Background: an optimization exercise with open tools, aiming at a short achievable clock period and few clock cycles. Do not read the settings as production practice.
In this exercise RTL edits were held to simulation tests only and were not proved equivalent to the original.
No activity file was given, so power comes from the tool's default toggle rates.

## config.mk

```make
export PLATFORM = sky130hd
export DESIGN_NAME = openmips
export DESIGN_NICKNAME = openmips
export VERILOG_FILES = /design/flow/design.v
export SDC_FILE = /design/flow/constraint.sdc
export NUM_CORES = 4
export LEC_CHECK = 0
export CAP_MARGIN = 20
export CORE_MARGIN = 2
export CORE_UTILIZATION = 40
export SLEW_MARGIN = 20
```

## constraint.sdc

```tcl
create_clock -name core_clock -period 8.0 [get_ports {clk}]
set_input_delay 1.6000 -clock core_clock [delete_from_list [all_inputs] [get_ports {clk}]]
set_output_delay 1.6000 -clock core_clock [all_outputs]
set_load 0.01 [all_outputs]
```

## design.v

```verilog
`timescale 1ns / 1ps
module pc_reg(
    input wire                clk,
    input wire                rst,
    input wire [5:0]          stall,   
    input wire        branch_flag_i,   
    input wire [31:0] branch_target_address_i,
    output reg[31:0]  pc,
    output reg                ce
);
    always @(posedge clk) begin
        if(rst == 1'b1) begin
          ce <= 1'b0;    
        end
        else begin
          ce <= 1'b1;     
        end
    end
    always @(posedge clk) begin
        if(ce == 1'b0) begin
          pc <= 32'h00000000;    
        end
        else begin
          if(stall[0] == 1'b0) begin
              if(branch_flag_i == 1'b1) begin
                  pc <= branch_target_address_i;
              end
              else begin
                  pc <= pc + 4'h4;       
              end
          end  
        end 
    end
endmodule
`timescale 1ns / 1ps
module if_id(
    input wire              rst,
    input wire              clk,
    input wire [5:0]        stall,
    input wire [31:0]   if_inst,
    output reg [31:0]   id_inst,
    input wire [31:0] if_pc,
    output reg [31:0] id_pc
);
    always @(posedge clk) begin
        if(rst == 1'b1) begin
          id_inst <= 32'h00000000;
          id_pc <= 32'h00000000;
        end
        else if(stall[1] == 1'b1 && stall[2] == 1'b0) begin
          id_inst <= 32'h00000000;
          id_pc <= 32'h00000000;
        end
        else if(stall[1] == 1'b0) begin
          id_inst <= if_inst;
          id_pc <= if_pc;
        end
    end
endmodule
`timescale 1ns / 1ps
module id(
	input wire					 rst,
	input wire[31:0]	 pc_i,
	input wire[31:0]         inst_i,
  input wire[7:0]			ex_aluop_i,
	input wire					ex_wreg_i,
	input wire[31:0]			ex_wdata_i,
	input wire[4:0]      ex_wd_i,
	input wire					mem_wreg_i,
	input wire[31:0]			mem_wdata_i,
	input wire[4:0]     mem_wd_i,
	input wire[31:0]         reg1_data_i,
	input wire[31:0]         reg2_data_i,
	input wire                  is_in_delayslot_i,
	output reg                    reg1_read_o,
	output reg                    reg2_read_o,     
	output reg[4:0]       reg1_addr_o,
	output reg[4:0]       reg2_addr_o, 	      
	output reg[7:0]         aluop_o,
	output reg[2:0]        alusel_o,
	output reg[31:0]           reg1_o,
	output reg[31:0]           reg2_o,
	output reg[4:0]       wd_o,
	output reg                    wreg_o,
	output wire[31:0]          inst_o,
	output reg                    next_inst_in_delayslot_o,
	output reg                    branch_flag_o,
	output reg[31:0]           branch_target_address_o,       
	output reg[31:0]           link_addr_o,
	output reg                    is_in_delayslot_o,
	output wire                   stallreq	
);
  wire[5:0] op = inst_i[31:26];
  wire[4:0] op2 = inst_i[10:6];
  wire[5:0] op3 = inst_i[5:0];
  wire[4:0] op4 = inst_i[20:16];
  reg[31:0]	imm;
  reg instvalid;
  wire[31:0] pc_plus_8;
  wire[31:0] pc_plus_4;
  wire[31:0] imm_sll2_signedext;  
  reg stallreq_for_reg1_loadrelate;
  reg stallreq_for_reg2_loadrelate;
  wire pre_inst_is_load;
  assign pc_plus_8 = pc_i + 8;
  assign pc_plus_4 = pc_i +4;
  assign imm_sll2_signedext = {{14{inst_i[15]}}, inst_i[15:0], 2'b00 }; 
  assign stallreq = stallreq_for_reg1_loadrelate | stallreq_for_reg2_loadrelate;
  assign pre_inst_is_load = (ex_aluop_i == 8'b11100011) ? 1'b1 : 1'b0;
  assign inst_o = inst_i;
	always @ (*) begin	
		if (rst == 1'b1) begin
			aluop_o <= 8'b00000000;
			alusel_o <= 3'b000;
			wd_o <= 5'b00000;
			wreg_o <= 1'b0;
			instvalid <= 1'b1;
			reg1_read_o <= 1'b0;
			reg2_read_o <= 1'b0;
			reg1_addr_o <= 5'b00000;
			reg2_addr_o <= 5'b00000;
			imm <= 32'h0;	
			link_addr_o <= 32'h00000000;
			branch_target_address_o <= 32'h00000000;
			branch_flag_o <= 1'b0;
			next_inst_in_delayslot_o <= 1'b0;					
	  end else begin
			aluop_o <= 8'b00000000;
			alusel_o <= 3'b000;
			wd_o <= inst_i[15:11];
			wreg_o <= 1'b0;
			instvalid <= 1'b0;	   
			reg1_read_o <= 1'b0;
			reg2_read_o <= 1'b0;
			reg1_addr_o <= inst_i[25:21];
			reg2_addr_o <= inst_i[20:16];		
			imm <= 32'h00000000;
			link_addr_o <= 32'h00000000;
			branch_target_address_o <= 32'h00000000;
			branch_flag_o <= 1'b0;	
			next_inst_in_delayslot_o <= 1'b0; 			
		  case (op)
		    6'b000000:		begin
		    	case (op2)
		    		5'b00000:			begin
		    			case (op3)
		    				6'b100101:	begin
		    					wreg_o <= 1'b1;		aluop_o <= 8'b00100101;
		  						alusel_o <= 3'b001; 	reg1_read_o <= 1'b1;	reg2_read_o <= 1'b1;
		  						instvalid <= 1'b1;	
								end  
		    				6'b100100:	begin
		    					wreg_o <= 1'b1;		aluop_o <= 8'b00100100;
		  						alusel_o <= 3'b001;	  reg1_read_o <= 1'b1;	reg2_read_o <= 1'b1;	
		  						instvalid <= 1'b1;	
								end  	
		    				6'b100110:	begin
		    					wreg_o <= 1'b1;		aluop_o <= 8'b00100110;
		  						alusel_o <= 3'b001;		reg1_read_o <= 1'b1;	reg2_read_o <= 1'b1;	
		  						instvalid <= 1'b1;	
								end  				
		    				6'b100111:	begin
		    					wreg_o <= 1'b1;		aluop_o <= 8'b00100111;
		  						alusel_o <= 3'b001;		reg1_read_o <= 1'b1;	reg2_read_o <= 1'b1;	
		  						instvalid <= 1'b1;	
								end 
								6'b101010: begin
									wreg_o <= 1'b1;		aluop_o <= 8'b00101010;
		  						alusel_o <= 3'b100;		reg1_read_o <= 1'b1;	reg2_read_o <= 1'b1;
		  						instvalid <= 1'b1;	
								end
								6'b101011: begin
									wreg_o <= 1'b1;		aluop_o <= 8'b00101011;
		  						alusel_o <= 3'b100;		reg1_read_o <= 1'b1;	reg2_read_o <= 1'b1;
		  						instvalid <= 1'b1;	
								end
								6'b001111: begin
									wreg_o <= 1'b0;		aluop_o <= 8'b00000000;
		  						alusel_o <= 3'b000;		reg1_read_o <= 1'b0;	reg2_read_o <= 1'b1;
		  						instvalid <= 1'b1;	
								end								
								6'b100000: begin
									wreg_o <= 1'b1;		aluop_o <= 8'b00100000;
		  						alusel_o <= 3'b100;		reg1_read_o <= 1'b1;	reg2_read_o <= 1'b1;
		  						instvalid <= 1'b1;	
								end
								6'b100001: begin
									wreg_o <= 1'b1;		aluop_o <= 8'b00100001;
		  						alusel_o <= 3'b100;		reg1_read_o <= 1'b1;	reg2_read_o <= 1'b1;
		  						instvalid <= 1'b1;	
								end
								6'b100010: begin
									wreg_o <= 1'b1;		aluop_o <= 8'b00100010;
		  						alusel_o <= 3'b100;		reg1_read_o <= 1'b1;	reg2_read_o <= 1'b1;
		  						instvalid <= 1'b1;	
								end
								6'b100011: begin
									wreg_o <= 1'b1;		aluop_o <= 8'b00100011;
		  						alusel_o <= 3'b100;		reg1_read_o <= 1'b1;	reg2_read_o <= 1'b1;
		  						instvalid <= 1'b1;	
								end		
								6'b001000: begin
									wreg_o <= 1'b0;		aluop_o <= 8'b00001000;
		  						alusel_o <= 3'b101;   reg1_read_o <= 1'b1;	reg2_read_o <= 1'b0;
		  						link_addr_o <= 32'h00000000;
			            	branch_target_address_o <= reg1_o;
			            	branch_flag_o <= 1'b1;
			            next_inst_in_delayslot_o <= 1'b1;
			            instvalid <= 1'b1;	
								end						
						    default:	begin
						    end
						  endcase
						 end
						default: begin
						end
					endcase	
					end									  
		  	6'b001101:			begin                         
		  		wreg_o <= 1'b1;		aluop_o <= 8'b00100101;
		  		alusel_o <= 3'b001; reg1_read_o <= 1'b1;	reg2_read_o <= 1'b0;	  	
					imm <= {16'h0, inst_i[15:0]};		wd_o <= inst_i[20:16];
					instvalid <= 1'b1;	
		  	end
		  	6'b001100:			begin
		  		wreg_o <= 1'b1;		aluop_o <= 8'b00100100;
		  		alusel_o <= 3'b001;	reg1_read_o <= 1'b1;	reg2_read_o <= 1'b0;	  	
					imm <= {16'h0, inst_i[15:0]};		wd_o <= inst_i[20:16];		  	
					instvalid <= 1'b1;	
				end	 	
		  	6'b001110:			begin
		  		wreg_o <= 1'b1;		aluop_o <= 8'b00100110;
		  		alusel_o <= 3'b001;	reg1_read_o <= 1'b1;	reg2_read_o <= 1'b0;	  	
					imm <= {16'h0, inst_i[15:0]};		wd_o <= inst_i[20:16];		  	
					instvalid <= 1'b1;	
				end	 		
		  	6'b001111:			begin
		  		wreg_o <= 1'b1;		aluop_o <= 8'b00100101;
		  		alusel_o <= 3'b001; reg1_read_o <= 1'b1;	reg2_read_o <= 1'b0;	  	
					imm <= {inst_i[15:0], 16'h0};		wd_o <= inst_i[20:16];		  	
					instvalid <= 1'b1;	
				end			
				6'b001010:			begin
		  		wreg_o <= 1'b1;		aluop_o <= 8'b00101010;
		  		alusel_o <= 3'b100; reg1_read_o <= 1'b1;	reg2_read_o <= 1'b0;	  	
					imm <= {{16{inst_i[15]}}, inst_i[15:0]};		wd_o <= inst_i[20:16];		  	
					instvalid <= 1'b1;	
				end
				6'b001011:			begin
		  		wreg_o <= 1'b1;		aluop_o <= 8'b00101011;
		  		alusel_o <= 3'b100; reg1_read_o <= 1'b1;	reg2_read_o <= 1'b0;	  	
					imm <= {{16{inst_i[15]}}, inst_i[15:0]};		wd_o <= inst_i[20:16];		  	
					instvalid <= 1'b1;	
				end
				6'b110011:			begin
		  		wreg_o <= 1'b0;		aluop_o <= 8'b00000000;
		  		alusel_o <= 3'b000; reg1_read_o <= 1'b0;	reg2_read_o <= 1'b0;	  	  	
					instvalid <= 1'b1;	
				end						
				6'b001000:			begin
		  		wreg_o <= 1'b1;		aluop_o <= 8'b01010101;
		  		alusel_o <= 3'b100; reg1_read_o <= 1'b1;	reg2_read_o <= 1'b0;	  	
					imm <= {{16{inst_i[15]}}, inst_i[15:0]};		wd_o <= inst_i[20:16];		  	
					instvalid <= 1'b1;	
				end
				6'b001001:			begin
		  		wreg_o <= 1'b1;		aluop_o <= 8'b01010110;
		  		alusel_o <= 3'b100; reg1_read_o <= 1'b1;	reg2_read_o <= 1'b0;	  	
					imm <= {{16{inst_i[15]}}, inst_i[15:0]};		wd_o <= inst_i[20:16];		  	
					instvalid <= 1'b1;	
				end
				6'b000010:			begin
		  		wreg_o <= 1'b0;		aluop_o <= 8'b01001111;
		  		alusel_o <= 3'b101; reg1_read_o <= 1'b0;	reg2_read_o <= 1'b0;
		  		link_addr_o <= 32'h00000000;
			    branch_target_address_o <= {pc_plus_4[31:28], inst_i[25:0], 2'b00};
			    branch_flag_o <= 1'b1;
			    next_inst_in_delayslot_o <= 1'b1;		  	
			    instvalid <= 1'b1;	
				end
				6'b000011:			begin
		  		wreg_o <= 1'b1;		aluop_o <= 8'b01010000;
		  		alusel_o <= 3'b101; reg1_read_o <= 1'b0;	reg2_read_o <= 1'b0;
		  		wd_o <= 5'b11111;	
		  		link_addr_o <= pc_plus_8 ;
			    branch_target_address_o <= {pc_plus_4[31:28], inst_i[25:0], 2'b00};
			    branch_flag_o <= 1'b1;
			    next_inst_in_delayslot_o <= 1'b1;		  	
			    instvalid <= 1'b1;	
				end
				6'b000100:			begin
		  		wreg_o <= 1'b0;		aluop_o <= 8'b01010001;
		  		alusel_o <= 3'b101; reg1_read_o <= 1'b1;	reg2_read_o <= 1'b1;
		  		instvalid <= 1'b1;	
		  		if(reg1_o == reg2_o) begin
			    	branch_target_address_o <= pc_plus_4 + imm_sll2_signedext;
			    	branch_flag_o <= 1'b1;
			    	next_inst_in_delayslot_o <= 1'b1;		  	
			    end
				end
				6'b100011:			begin
		  		wreg_o <= 1'b1;		aluop_o <= 8'b11100011;
		  		alusel_o <= 3'b110; reg1_read_o <= 1'b1;	reg2_read_o <= 1'b0;	  	
					wd_o <= inst_i[20:16]; instvalid <= 1'b1;	
				end
				6'b101011:			begin
		  		wreg_o <= 1'b0;		aluop_o <= 8'b11101011;
		  		reg1_read_o <= 1'b1;	reg2_read_o <= 1'b1; instvalid <= 1'b1;	
		  		alusel_o <= 3'b110; 
				end
		    default:			begin
		    end
		  endcase		   
		  if (inst_i[31:21] == 11'b00000000000) begin
		  	if (op3 == 6'b000000) begin
		  		wreg_o <= 1'b1;		aluop_o <= 8'b01111100;
		  		alusel_o <= 3'b010; reg1_read_o <= 1'b0;	reg2_read_o <= 1'b1;	  	
					imm[4:0] <= inst_i[10:6];		wd_o <= inst_i[15:11];
					instvalid <= 1'b1;	
				end else if ( op3 == 6'b000010 ) begin
		  		wreg_o <= 1'b1;		aluop_o <= 8'b00000010;
		  		alusel_o <= 3'b010; reg1_read_o <= 1'b0;	reg2_read_o <= 1'b1;	  	
					imm[4:0] <= inst_i[10:6];		wd_o <= inst_i[15:11];
					instvalid <= 1'b1;	
				end else if ( op3 == 6'b000011 ) begin
		  		wreg_o <= 1'b1;		aluop_o <= 8'b00000011;
		  		alusel_o <= 3'b010; reg1_read_o <= 1'b0;	reg2_read_o <= 1'b1;	  	
					imm[4:0] <= inst_i[10:6];		wd_o <= inst_i[15:11];
					instvalid <= 1'b1;	
				end
			end		  
		end        
	end          
	always @ (*) begin
			stallreq_for_reg1_loadrelate <= 1'b0;	
		if(rst == 1'b1) begin
			reg1_o <= 32'h00000000;	
		end else if(pre_inst_is_load == 1'b1 && ex_wd_i == reg1_addr_o 
								&& reg1_read_o == 1'b1 ) begin
		  stallreq_for_reg1_loadrelate <= 1'b1;
		  reg1_o <= 32'h00000000;							
		end else if((reg1_read_o == 1'b1) && (ex_wreg_i == 1'b1) 
								&& (ex_wd_i == reg1_addr_o)
								&& (reg1_addr_o != 5'b00000)) begin
			reg1_o <= ex_wdata_i; 
		end else if((reg1_read_o == 1'b1) && (mem_wreg_i == 1'b1) 
								&& (mem_wd_i == reg1_addr_o)
								&& (reg1_addr_o != 5'b00000)) begin
			reg1_o <= mem_wdata_i; 			
	  end else if(reg1_read_o == 1'b1) begin
	  	reg1_o <= reg1_data_i;
	  end else if(reg1_read_o == 1'b0) begin
	  	reg1_o <= imm;
	  end else begin
	    reg1_o <= 32'h00000000;
	  end
	end
	always @ (*) begin
			stallreq_for_reg2_loadrelate <= 1'b0;
		if(rst == 1'b1) begin
			reg2_o <= 32'h00000000;
		end else if(pre_inst_is_load == 1'b1 && ex_wd_i == reg2_addr_o 
								&& reg2_read_o == 1'b1 ) begin
		  stallreq_for_reg2_loadrelate <= 1'b1;
		  reg2_o <= 32'h00000000;			
		end else if((reg2_read_o == 1'b1) && (ex_wreg_i == 1'b1) 
								&& (ex_wd_i == reg2_addr_o)
								&& (reg2_addr_o != 5'b00000)) begin
			reg2_o <= ex_wdata_i; 
		end else if((reg2_read_o == 1'b1) && (mem_wreg_i == 1'b1) 
								&& (mem_wd_i == reg2_addr_o)
								&& (reg2_addr_o != 5'b00000)) begin
			reg2_o <= mem_wdata_i;			
	  end else if(reg2_read_o == 1'b1) begin
	  	reg2_o <= reg2_data_i;
	  end else if(reg2_read_o == 1'b0) begin
	  	reg2_o <= imm;
	  end else begin
	    reg2_o <= 32'h00000000;
	  end
	end
	always @ (*) begin
		if(rst == 1'b1) begin
			is_in_delayslot_o <= 1'b0;
		end else begin
		  is_in_delayslot_o <= is_in_delayslot_i;		
	  end
	end
endmodule
`timescale 1ns / 1ps
module regfile(
    input wire                clk,
    input wire                rst,
    input wire we,
    input wire[4:0]   waddr,
    input wire[31:0]       wdata,
    input wire                re1,
    input wire[4:0]   raddr1,
    output reg[31:0]       rdata1,
    input wire                re2,
    input wire[4:0]   raddr2,
    output reg[31:0]       rdata2
);
reg [31:0] regs[0:32-1];
always @(posedge clk) begin
    if(rst == 1'b0) begin
      if((we == 1'b1) && (waddr != 5'h0)) begin    
        regs[waddr] <= wdata;
      end
    end
end
always @(*) begin
    if(rst == 1'b1) begin
      rdata1 <= 32'h00000000;
    end
    else if(raddr1 == 5'h0) begin
      rdata1 <= 32'h00000000;
    end
    else if((re1 == 1'b1) && (we == 1'b1) && (waddr == raddr1)) begin
      rdata1 <= wdata;
    end
    else if(re1 == 1'b1) begin
      rdata1 <= regs[raddr1];
    end
    else begin
      rdata1 <= 32'h00000000;
    end
end
always @(*) begin
    if(rst == 1'b1) begin
      rdata2 <= 32'h00000000;
    end
    else if(raddr2 == 5'h0) begin
      rdata2 <= 32'h00000000;
    end
    else if((re2 == 1'b1) && (we == 1'b1) && (waddr == raddr2)) begin
      rdata2 <= wdata;
    end
    else if(re2 == 1'b1) begin
      rdata2 <= regs[raddr2];
    end
    else begin
      rdata2 <= 32'h00000000;
    end
end
endmodule
`timescale 1ns / 1ps
module id_ex(
    input wire              clk,
    input wire              rst,
    input wire[2:0]  id_alusel,
    input wire[7:0]   id_aluop,
    input wire[31:0]     id_reg1,
    input wire[31:0]     id_reg2,
    input wire[4:0] id_wd,   
    input wire              id_wreg, 
    input wire[31:0]     id_inst, 
    output reg[2:0]  ex_alusel,
    output reg[7:0]   ex_aluop,
    output reg[31:0]     ex_reg1,
    output reg[31:0]     ex_reg2,
    output reg[4:0] ex_wd,
    output reg              ex_wreg,
    output reg[31:0]     ex_inst, 
    input wire [5:0]        stall,
    input wire id_is_in_delayslot,   
    input wire [31:0] id_link_address, 
    input wire next_inst_in_delayslot_i,
    output reg ex_is_in_delayslot,
    output reg [31:0] ex_link_address,
    output reg is_in_delayslot_o
);
    always @(posedge clk) begin
        if(rst == 1'b1) begin
          ex_alusel <= 3'b000;
          ex_aluop <= 8'b00000000;
          ex_reg1 <= 32'h00000000;
          ex_reg2 <= 32'h00000000;
          ex_wd <= 5'b00000;
          ex_wreg <= 1'b0;
          ex_link_address <= 32'h00000000;
          ex_is_in_delayslot <= 1'b0;
          is_in_delayslot_o <= 1'b0;
          ex_inst <= 32'h00000000;
        end
        else begin
          if(stall[2] == 1'b1 && stall[3] == 1'b0) begin
            ex_alusel <= 3'b000;
            ex_aluop <= 8'b00000000;
            ex_reg1 <= 32'h00000000;
            ex_reg2 <= 32'h00000000;
            ex_wd <= 5'b00000;
            ex_wreg <= 1'b0;
            ex_link_address <= 32'h00000000;
            ex_is_in_delayslot <= 1'b0;
            is_in_delayslot_o <= 1'b0;
            ex_inst <= 32'h00000000;
          end
          else if(stall[2] == 1'b0) begin
            ex_alusel <= id_alusel;
            ex_aluop <= id_aluop;
            ex_reg1 <= id_reg1;
            ex_reg2 <= id_reg2;
            ex_wd <= id_wd;
            ex_wreg <= id_wreg;
            ex_link_address <= id_link_address;
            ex_is_in_delayslot <= id_is_in_delayslot;
            is_in_delayslot_o <= next_inst_in_delayslot_i;
            ex_inst <= id_inst;
          end
        end
    end
endmodule
`timescale 1ns / 1ps
module ex(
    input wire              rst,
    input wire[2:0]  alusel_i,
    input wire[7:0]   aluop_i,
    input wire[31:0]     reg1_i,
    input wire[31:0]     reg2_i,
    input wire[4:0] wd_i,
    input wire              wreg_i,
    input wire[31:0]     inst_i, 
    output reg[4:0] wd_o,        
    output reg wreg_o,
    output reg[31:0] wdata_o,          
    output wire[7:0]  aluop_o,
    output wire[31:0]    mem_addr_o,
    output wire[31:0]    reg2_o,
    input wire [31:0] link_address_i,
    input wire is_in_delayslot_i
);
    reg [31:0] logicout;
    reg [31:0] shiftres;
    reg[31:0] arithmeticres;  
    wire ov_sum;				 
    wire reg1_eq_reg2;			 
    wire reg1_lt_reg2;			 
    wire[31:0] reg2_i_mux;	 
    wire[31:0] reg1_i_not;	 
    wire[31:0] result_sum;	 
    assign reg2_i_mux = ((aluop_i == 8'b00100010) || (aluop_i == 8'b00100011) ||
                         (aluop_i == 8'b00101010)) ? (~reg2_i) + 1'b1 : reg2_i;
    assign result_sum = reg1_i + reg2_i_mux;
    assign ov_sum = ((reg1_i[31] && reg2_i_mux[31] && (~result_sum[31]))) ||
                    (((~reg1_i[31] && ~reg2_i_mux[31]) && result_sum[31]));
    assign reg1_lt_reg2 = (aluop_i == 8'b00101010) ? ((reg1_i[31] && ~reg2_i[31]) ||
                          (~reg1_i[31] && ~reg2_i[31] && result_sum[31]) || 
                          (reg1_i[31] && reg2_i[31] && result_sum[31])): (reg1_i < reg2_i);
    assign reg1_i_not = ~reg1_i;
    assign aluop_o = aluop_i;
    assign mem_addr_o = reg1_i + {{16{inst_i[15]}},inst_i[15:0]};
    assign reg2_o = reg2_i;
    always @(*) begin
        if(rst == 1'b1) begin
          logicout = 32'h00000000;
        end
        else begin
            case(aluop_i)
                8'b00100101:     logicout = reg1_i | reg2_i;
                8'b00100100:    logicout = reg1_i & reg2_i;
                8'b00100111:    logicout = ~(reg1_i | reg2_i);
                8'b00100110:    logicout = reg1_i ^ reg2_i;
                default:    logicout = 32'h00000000;
            endcase
        end  
    end
    always @(*) begin
        if(rst == 1'b1) begin
          shiftres = 32'h00000000;
        end
        else begin
          case(aluop_i)
            8'b01111100:    shiftres = reg2_i << reg1_i[4:0];
            8'b00000010:    shiftres = reg2_i >> reg1_i[4:0];
            8'b00000011:begin
              shiftres = ({32{reg2_i[31]}}<<(6'd32-{1'b0,reg1_i[4:0]})) | (reg2_i >> reg1_i[4:0]);
            end
            default:        shiftres = 32'h00000000;
          endcase
        end
    end
    always @(*) begin
        if(rst == 1'b1) begin
            arithmeticres = 32'h00000000;
        end
        else begin
            case(aluop_i)
                8'b00101010,8'b00101011:begin         
                    arithmeticres = reg1_lt_reg2;
                end
                8'b00100000,8'b00100001,8'b01010101,8'b01010110:begin  
                    arithmeticres = result_sum;
                end
                8'b00100010,8'b00100011:begin         
                    arithmeticres = result_sum;
                end
                default:begin
                    arithmeticres = 32'h00000000;
                end
            endcase
        end
    end
    always @(*) begin
        wd_o = wd_i;
          if(((aluop_i == 8'b00100000) || (aluop_i == 8'b01010101) || 
            (aluop_i == 8'b00100010)) && (ov_sum == 1'b1))begin
              wreg_o = 1'b0;
          end
          else begin
              wreg_o = wreg_i;
          end
        case(alusel_i)
            3'b001:     wdata_o = logicout;
            3'b010:     wdata_o = shiftres;
            3'b100:wdata_o = arithmeticres;
            3'b101:begin
                wdata_o <= link_address_i;
            end
            default:            wdata_o = 32'h00000000;
        endcase
    end
endmodule
`timescale 1ns / 1ps
module ex_mem(
    input wire              clk,
    input wire              rst,
    input wire[4:0] ex_wd,
    input wire              ex_wreg,
    input wire[31:0]     ex_wdata,
    input wire[7:0]   ex_aluop,
    input wire[31:0]     ex_mem_addr,
    input wire[31:0]     ex_reg2,     
    output reg[4:0] mem_wd,
    output reg              mem_wreg,
    output reg[31:0]     mem_wdata,
    output reg[7:0]   mem_aluop,
    output reg[31:0]     mem_mem_addr,
    output reg[31:0]     mem_reg2,
    input wire [5:0]        stall
);
    always @(posedge clk) begin
        if(rst == 1'b1) begin
          mem_wd <= 5'b00000;
          mem_wreg <= 1'b0;
          mem_wdata <= 32'h00000000;
          mem_aluop <= 8'b00000000;
			    mem_mem_addr <= 32'h00000000;
			    mem_reg2 <= 32'h00000000;
        end
        else begin
          if(stall[3] == 1'b1 && stall[4] == 1'b0) begin
            mem_wd <= 5'b00000;
            mem_wreg <= 1'b0;
            mem_wdata <= 32'h00000000;
            mem_aluop <= 8'b00000000;
            mem_mem_addr <= 32'h00000000;
            mem_reg2 <= 32'h00000000;
          end
          else if(stall[3] == 1'b0) begin
            mem_wd <= ex_wd;
            mem_wreg <= ex_wreg;
            mem_wdata <= ex_wdata;
            mem_aluop <= ex_aluop;
            mem_mem_addr <= ex_mem_addr;
            mem_reg2 <= ex_reg2;
          end
        end
    end
endmodule
`timescale 1ns / 1ps
module mem(
    input wire                  rst,
    input wire[4:0]     wd_i,
    input wire                  wreg_i,
    input wire[31:0]         wdata_i,
    input wire[7:0]       aluop_i,
    input wire[31:0]         mem_addr_i,
    input wire[31:0]         reg2_i,
    input wire[31:0]         mem_data_i,
    output reg[31:0]         mem_addr_o,
    output                      mem_we_o,
    output reg [3:0]            mem_sel_o,
    output reg[31:0]         mem_data_o,
    output reg                  mem_ce_o,
    output reg[4:0]     wd_o,
    output reg                  wreg_o,
    output reg[31:0]         wdata_o
);
    reg         mem_we;
    assign      mem_we_o = mem_we;
    always @(*) begin
        if(rst == 1'b1) begin
          wd_o = 5'b00000;
          wreg_o = 1'b0;
          wdata_o = 32'h00000000;
          mem_addr_o = 32'h00000000;
          mem_we = 1'b0;
          mem_sel_o = 4'b0000;
          mem_data_o = 32'h00000000;
          mem_ce_o = 1'b0;
        end
        else begin
          wd_o = wd_i;
          wreg_o = wreg_i;
          wdata_o = wdata_i;
          mem_addr_o = 32'h00000000;
          mem_we = 1'b0;
          mem_sel_o = 4'b1111;
          mem_data_o = 32'h00000000;
          mem_ce_o = 1'b0;
          case(aluop_i)
              8'b11100011:begin
                  mem_addr_o = mem_addr_i;
                  mem_we = 1'b0;
                  mem_ce_o = 1'b1;
                  wdata_o = mem_data_i;
                  mem_sel_o = 4'b1111;
              end
              8'b11101011:begin
                  mem_addr_o = mem_addr_i;
                  mem_we = 1'b1;
                  mem_data_o = reg2_i[31:0];
                  mem_ce_o = 1'b1;
                  mem_sel_o = 4'b1111;
              end   
              default:begin
              end
          endcase
        end
    end
endmodule
`timescale 1ns / 1ps
module mem_wb(
    input wire                  clk,
    input wire                  rst,
    input wire[4:0]     mem_wd,
    input wire                  mem_wreg,
    input wire[31:0]         mem_wdata,
    output reg[4:0]     wb_wd,
    output reg                  wb_wreg,
    output reg[31:0]         wb_wdata,
    input wire [5:0]            stall
);
    always @(posedge clk) begin
        if(rst == 1'b1) begin
          wb_wd <= 5'b00000;
          wb_wreg <= 1'b0;
          wb_wdata <= 32'h00000000;
        end
        else begin
          if(stall[4] == 1'b1 && stall[5] == 1'b0) begin
            wb_wd <= 5'b00000;
            wb_wreg <= 1'b0;
            wb_wdata <= 32'h00000000;
          end
          else if(stall[4] == 1'b0) begin
            wb_wd <= mem_wd;
            wb_wreg <= mem_wreg;
            wb_wdata <= mem_wdata;
          end
        end
    end
endmodule
`timescale 1ns / 1ps
module ctrl(
    input wire rst,              
    input wire stallreq_from_id, 
    input wire stallreq_from_ex, 
    output reg [5:0] stall       
);
    always @(*) begin
        if(rst == 1'b1) begin
            stall = 6'b0;
        end
        else if(stallreq_from_id == 1'b1) begin
            stall = 6'b000111;
        end
        else begin
            stall = 6'b000000;
        end
    end
endmodule
`timescale 1ns / 1ps
module openmips(
	input wire										clk,
	input wire										rst,
	input wire[31:0]           	rom_data_i,
	output wire[31:0]           	rom_addr_o,
	output wire                    	rom_ce_o,
	input wire[31:0]				ram_data_i,
	output wire[31:0]			ram_addr_o,
	output wire[31:0]			ram_data_o,
	output wire 					ram_we_o,
	output wire[3:0]				ram_sel_o,
	output wire 					ram_ce_o
);
	wire[31:0] pc;
	wire[31:0] id_pc_i;
	wire[31:0] id_inst_i;
	wire[7:0] id_aluop_o;
	wire[2:0] id_alusel_o;
	wire[31:0] id_reg1_o;
	wire[31:0] id_reg2_o;
	wire id_wreg_o;
	wire[4:0] id_wd_o;
	wire id_is_in_delayslot_o;
  	wire[31:0] id_link_address_o;
  	wire[31:0] id_inst_o;	
	wire[7:0] ex_aluop_i;
	wire[2:0] ex_alusel_i;
	wire[31:0] ex_reg1_i;
	wire[31:0] ex_reg2_i;
	wire ex_wreg_i;
	wire[4:0] ex_wd_i;
	wire ex_is_in_delayslot_i;	
  	wire[31:0] ex_link_address_i;
	wire[31:0] ex_inst_i;	
	wire ex_wreg_o;
	wire[4:0] ex_wd_o;
	wire[31:0] ex_wdata_o;
	wire[7:0] ex_aluop_o;
	wire[31:0]	ex_mem_addr_o;
	wire[31:0]	ex_reg2_o;
	wire mem_wreg_i;
	wire[4:0] mem_wd_i;
	wire[31:0] mem_wdata_i;
	wire[7:0] mem_aluop_i;
	wire[31:0]	mem_mem_addr_i;
	wire[31:0]	mem_reg2_i;		
	wire mem_wreg_o;
	wire[4:0] mem_wd_o;
	wire[31:0] mem_wdata_o;	
	wire wb_wreg_i;
	wire[4:0] wb_wd_i;
	wire[31:0] wb_wdata_i;
  wire reg1_read;
  wire reg2_read;
  wire[31:0] reg1_data;
  wire[31:0] reg2_data;
  wire[4:0] reg1_addr;
  wire[4:0] reg2_addr;
	wire is_in_delayslot_i;
	wire is_in_delayslot_o;
	wire next_inst_in_delayslot_o;
	wire id_branch_flag_o;
	wire[31:0] branch_target_address;
	wire[5:0] stall;
	wire stallreq_from_id;	
	pc_reg pc_reg0(
		.clk(clk),
		.rst(rst),
		.stall(stall),
		.branch_flag_i(id_branch_flag_o),
		.branch_target_address_i(branch_target_address),		
		.pc(pc),
		.ce(rom_ce_o)		
	);
  assign rom_addr_o = pc;
	if_id if_id0(
		.clk(clk),
		.rst(rst),
		.stall(stall),
		.if_pc(pc),
		.if_inst(rom_data_i),
		.id_pc(id_pc_i),
		.id_inst(id_inst_i)      	
	);
	id id0(
		.rst(rst),
		.pc_i(id_pc_i),
		.inst_i(id_inst_i),
		.ex_aluop_i(ex_aluop_o),
		.reg1_data_i(reg1_data),
		.reg2_data_i(reg2_data),
		.ex_wreg_i(ex_wreg_o),
		.ex_wdata_i(ex_wdata_o),
		.ex_wd_i(ex_wd_o),
		.mem_wreg_i(mem_wreg_o),
		.mem_wdata_i(mem_wdata_o),
		.mem_wd_i(mem_wd_o),
	  .is_in_delayslot_i(is_in_delayslot_i),
		.reg1_read_o(reg1_read),
		.reg2_read_o(reg2_read), 	  
		.reg1_addr_o(reg1_addr),
		.reg2_addr_o(reg2_addr), 
		.aluop_o(id_aluop_o),
		.alusel_o(id_alusel_o),
		.reg1_o(id_reg1_o),
		.reg2_o(id_reg2_o),
		.wd_o(id_wd_o),
		.wreg_o(id_wreg_o),
	 	.next_inst_in_delayslot_o(next_inst_in_delayslot_o),	
		.branch_flag_o(id_branch_flag_o),
		.branch_target_address_o(branch_target_address),       
		.link_addr_o(id_link_address_o),
		.is_in_delayslot_o(id_is_in_delayslot_o),
		.stallreq(stallreq_from_id),
		.inst_o(id_inst_o)	
	);
	regfile regfile1(
		.clk (clk),
		.rst (rst),
		.we	(wb_wreg_i),
		.waddr (wb_wd_i),
		.wdata (wb_wdata_i),
		.re1 (reg1_read),
		.raddr1 (reg1_addr),
		.rdata1 (reg1_data),
		.re2 (reg2_read),
		.raddr2 (reg2_addr),
		.rdata2 (reg2_data)
	);
	id_ex id_ex0(
		.clk(clk),
		.rst(rst),
		.stall(stall),
		.id_aluop(id_aluop_o),
		.id_alusel(id_alusel_o),
		.id_reg1(id_reg1_o),
		.id_reg2(id_reg2_o),
		.id_wd(id_wd_o),
		.id_wreg(id_wreg_o),
		.id_link_address(id_link_address_o),
		.id_is_in_delayslot(id_is_in_delayslot_o),
		.next_inst_in_delayslot_i(next_inst_in_delayslot_o),
		.id_inst(id_inst_o),		
		.ex_aluop(ex_aluop_i),
		.ex_alusel(ex_alusel_i),
		.ex_reg1(ex_reg1_i),
		.ex_reg2(ex_reg2_i),
		.ex_wd(ex_wd_i),
		.ex_wreg(ex_wreg_i),
		.ex_link_address(ex_link_address_i),
  		.ex_is_in_delayslot(ex_is_in_delayslot_i),
		.is_in_delayslot_o(is_in_delayslot_i),
		.ex_inst(ex_inst_i)			
	);		
	ex ex0(
		.rst(rst),
		.aluop_i(ex_aluop_i),
		.alusel_i(ex_alusel_i),
		.reg1_i(ex_reg1_i),
		.reg2_i(ex_reg2_i),
		.wd_i(ex_wd_i),
		.wreg_i(ex_wreg_i),
	    .link_address_i(ex_link_address_i),
		.is_in_delayslot_i(ex_is_in_delayslot_i),	  
		.wd_o(ex_wd_o),
		.wreg_o(ex_wreg_o),
		.wdata_o(ex_wdata_o),
		.inst_i(ex_inst_i),
		.aluop_o(ex_aluop_o),
		.mem_addr_o(ex_mem_addr_o),
		.reg2_o(ex_reg2_o)
	);
  ex_mem ex_mem0(
		.clk(clk),
		.rst(rst),
		.ex_wd(ex_wd_o),
		.ex_wreg(ex_wreg_o),
		.ex_wdata(ex_wdata_o),	
		.ex_aluop(ex_aluop_o),
		.ex_mem_addr(ex_mem_addr_o),
		.ex_reg2(ex_reg2_o),	
		.mem_wd(mem_wd_i),
		.mem_wreg(mem_wreg_i),
		.mem_wdata(mem_wdata_i),
		.mem_aluop(mem_aluop_i),
		.mem_mem_addr(mem_mem_addr_i),
		.mem_reg2(mem_reg2_i),
		.stall(stall)			       	
	);
	mem mem0(
		.rst(rst),
		.wd_i(mem_wd_i),
		.wreg_i(mem_wreg_i),
		.wdata_i(mem_wdata_i),
		.aluop_i(mem_aluop_i),
		.mem_addr_i(mem_mem_addr_i),
		.reg2_i(mem_reg2_i),
		.mem_data_i(ram_data_i),
		.mem_addr_o(ram_addr_o),
		.mem_we_o(ram_we_o),
		.mem_sel_o(ram_sel_o),
		.mem_data_o(ram_data_o),
		.mem_ce_o(ram_ce_o),	
		.wd_o(mem_wd_o),
		.wreg_o(mem_wreg_o),
		.wdata_o(mem_wdata_o)	
	);
	mem_wb mem_wb0(
		.clk(clk),
		.rst(rst),
		.mem_wd(mem_wd_o),
		.mem_wreg(mem_wreg_o),
		.mem_wdata(mem_wdata_o),	
		.wb_wd(wb_wd_i),
		.wb_wreg(wb_wreg_i),
		.wb_wdata(wb_wdata_i),
		.stall(stall)		
	);
	ctrl ctrl0(
		.rst(rst),
		.stallreq_from_id(stallreq_from_id),
		.stall(stall)       	
	);
endmodule
```

## run.sh

```bash
#!/bin/bash
# synth_recipe.tcl (not shown) runs the flow's synth.tcl, then flattens the netlist and writes it again
# the make line also repeats each setting of config.mk as NAME=value (left out here)
make -C /OpenROAD-flow-scripts/flow DESIGN_CONFIG=/design/flow/config.mk WORK_HOME=/design/flow/orfs CLKGATE_MAP_FILE= SYNTH_SCRIPT=/design/flow/synth_recipe.tcl finish
```

hierarchy.png
The bar under the picture is 100 µm long.
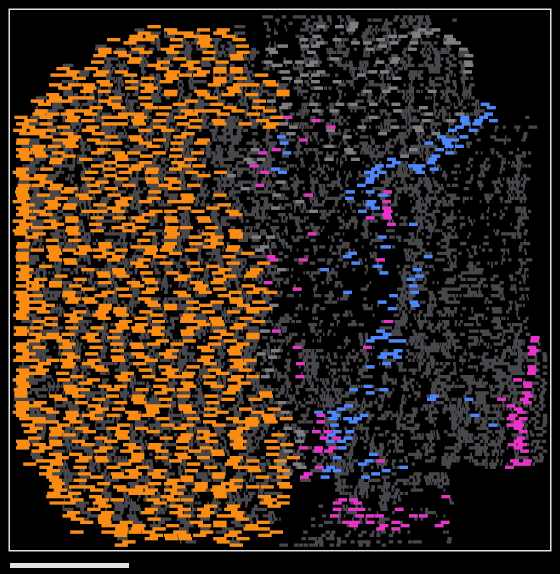
[regfile1] orange | flops: 1,024
[id_ex0] blue | flops: 129
[ex_mem0] magenta | flops: 110
not colored: 135

==> out/qor.yml <==
synth_cells: 7487
crit_type: "flop to flop"
ioPinCount: 169
cts_tree: "done"
yosysUniqueCellTypes: 110
syn-cell-area_mm2: 0.0807
crit_fanout: 22
rr_worst_depth: 28
grtUsageTotal: 0.378
leakage_nw: 32.6
viasPerCell: 6.82
ys_ff_latch: 1398
die_h_um: 453
largest-register: "regfile1.regs"
finalSetupTns_ps: 0
overflow: 0
fin_skew_ps: 60.7
yosysSeqAreaShare: 0.474
hp-start: "ex_mem0.mem_wd[3]"
relSlewSlack: 0.162
cts.reportedPaths.clkPinSlew_ps: 60
largest_register_ffs: 1024
synth_edf_count: 1024
drive_above_1_share: 0.162
die_w_um: 453
worst_pin_slew_ps: 1250
cts-hold-fix-buffers: 0
crit_slowest_cell: "a2111o_1"
rsz0062_at_grt: "false"
die_area_mm2: 0.205
slowest_delay_ps: 550
startpoint: "id_ex0.ex_aluop[4]"
irDropWorstVdd_mv: 0.202
power_density_mw_per_mm2: 184
io_buffers: 168
setup_viol: 0
ant_nets: 0
cts_root_buf: "clkbuf_16"
routabilityCongestion: 1.02
num_vias: 71500
core_region_area_mm2: 0.200
insertion_delay_ps: 860
r2r_start: "id_ex0.ex_aluop[4]"
hp-class: "flop to flop"
syn_area_per_cell_um2: 10.8
cp.arrival_ps: 8330
start_util: 0.403
cts_setup_buffers: 0
synth_top_flop_cell: "edfxtp_1"
finalCritPeriodShare: 0.958
wirelength_mm: 399
place_hpwl_mm: 274
grt_max_degree: 98
hold_viol: 0
drt-pass1-iter-count: 7
status: "no timing/DRC/antenna violations"
wire_per_inst_um: 38.0
cts_max_path_buffers: 3
crit_top_cell: "buf_4"
cts_layout.png
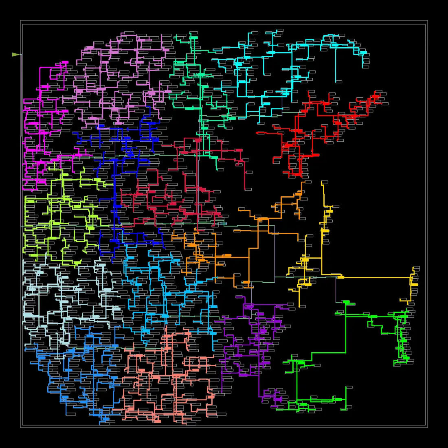
clk sink count: 1,398
CTS buffer count: 160
H-Tree Depth: 4

cells in the mapped netlist, types with 55 or more instances:
cell / count / area (µm²)
nor2_1: 673 / 2530
and3_1: 92 / 576
a211oi_1: 133 / 998
nand2_1: 634 / 2380
o22ai_1: 135 / 845
a21oi_1: 406 / 2030
nor3_1: 137 / 686
buf_1: 104 / 390
o211ai_1: 62 / 465
buf_2: 137 / 686
a22o_1: 56 / 490
mux2i_1: 375 / 3750
clkbuf_1: 359 / 1350
mux2_2: 72 / 811
dfxtp_1: 374 / 7490
a31oi_1: 102 / 638
a221oi_1: 109 / 955
inv_1: 135 / 507
nand2b_1: 57 / 357
and2_1: 99 / 619
mux4_2: 295 / 6640
edfxtp_1: 1024 / 30700
xor2_1: 76 / 666
xnor2_1: 170 / 1490
nor2b_1: 97 / 607
a22oi_1: 70 / 526
ha_1: 193 / 2410
nand3_1: 156 / 781
o21ai_0: 405 / 2030
o221ai_1: 55 / 482
area by class of cell:
type / count / area, µm²
clock buffer: 198 / 4250
clock inverter: 92 / 1080
timing repair buffer: 632 / 5640
multi-input combinational: 5364 / 40000
inverter: 139 / 526
antenna: 13 / 32.5
tap: 2656 / 3320
fill: 18400 / 107000
sequential: 1398 / 38300
how the worst min path moves through the flow:
stage / endpoint / slack [ps] / cells past startpoint
floorplan: mem_wb0.wb_wd[3] / 450 / 2
global placement: mem_wb0.wb_wd[3] / 490 / 2
detailed placement: mem_wb0.wb_wd[3] / 480 / 2
CTS: mem_wb0.wb_wd[3] / 500 / 2
global route: if_id0.id_pc[1] / 530 / 1
finish: mem_wb0.wb_wd[3] / 500 / 2
metal layers:
layer	GRT usage	up-vias	wire length [µm]
li1	-	29100	-
met4	0.308	20	39200
met1	0.452	35600	139000
met5	0	-	120
met2	0.580	5318	177000
met3	0.0916	1509	43800
cell families after synthesis:
group                    Yosys count  synth area share
AO/OA/AOI/OAI                   1982             0.166
XOR/XNOR                         246            0.0267
adder cells (fa/ha/maj)          196            0.0307
buffers and inverters            756            0.0385
flip-flops                      1398             0.474
multiplexers                     742             0.139
other                              1         0.0000465
AND/OR/NAND/NOR                 2166             0.126
metrics by stage:
step           power [mW]  cells  setup WS, ps  instance area [µm²]  hold WS, ps
2_1_floorplan        8.87   7518          1180                80800          452
3_3_place_gp         9.65  10200           105                87500          487
3_5_place_dp         9.65  10200          -108                87700          483
4_1_cts              17.1  10500          77.0                93000          498
5_1_grt              17.5  10500          8.55                93100          531
6_report             17.1  10500           336                93100          503
worst max-delay path, delay by kind of cell (launching register included):
family | cells | cell delay [ps]
AOI/OAI and AO/OA | 16 | 4390
and+or+nand+nor | 5 | 1190
buffers and inverters | 5 | 1000
DFF | 1 | 390
adders and majority gates | 1 | 340
xor gates and xnor gates | 1 | 160
layout by cell type (no fill, tap or decap), types with 32 or more instances in the layout:
cell	netlist	final
nand3_1	156	155
xnor2_1	170	170
a21oi_1	406	403
o21ai_0	405	402
nor2_1	673	635
a311oi_1	35	35
o22ai_1	135	135
and2_1	99	99
a21o_1	46	45
nor3_1	137	133
clkdlybuf4s50_1	0	167
a221oi_1	109	109
xor2_1	76	76
nand2b_1	57	50
o221ai_1	55	55
conb_1	1	32
a22oi_1	70	70
a31oi_1	102	101
and3_1	92	92
edfxtp_1	1024	1024
nor2_4	1	34
ha_1	193	193
dfxtp_1	374	350
mux2i_1	375	375
a22o_1	56	56
nand2_1	634	633
a211oi_1	133	132
o211ai_1	62	62
nor2b_1	97	86
o31ai_1	38	37
clkbuf_16	0	163
mux2_2	72	72
buf_4	9	429
nand4_1	43	43
inv_1	135	129
mux4_2	295	295
clkinv_2	0	36
report_power, final:
part	leakage [nW]	internal, mW	switching [mW]
logic	16.5	0.575	1.18
registers	13.4	7.72	0.106
clock network	2.58	4.28	3.28
total	32.6	12.6	4.57
repair_timing:
item / in CTS / in global routing
pin swaps: 0 / 1
setup endpoints to repair: 32 / 32
gates resized for setup: 1 / 4

-- separate check: timing with driven ports --
In the flow no input, the clock included, has a driving cell. The finished layout below was timed again as built, in two steps.
Step 1 sets driving cells, clkbuf_16 on the clock port and buf_2 on the other inputs (assumed; they add their load-dependent delay and slew).
Step 2 also shifts input and output timing later by t, the mid clock arrival at the registers, as if the neighbouring blocks saw the same clock.
Slacks: no drivers / after step 1 / after step 2; pairs: no drivers / after step 1.
t (ns): 0.917
slack for setup (ns): 0.336 / 0.336 / 0.137
worst setup path after step 2: input to register
After both steps setup and hold are still met in this run. The setup slack of this run moves by 0.000 ns with the drivers and by -0.199 ns with both steps.
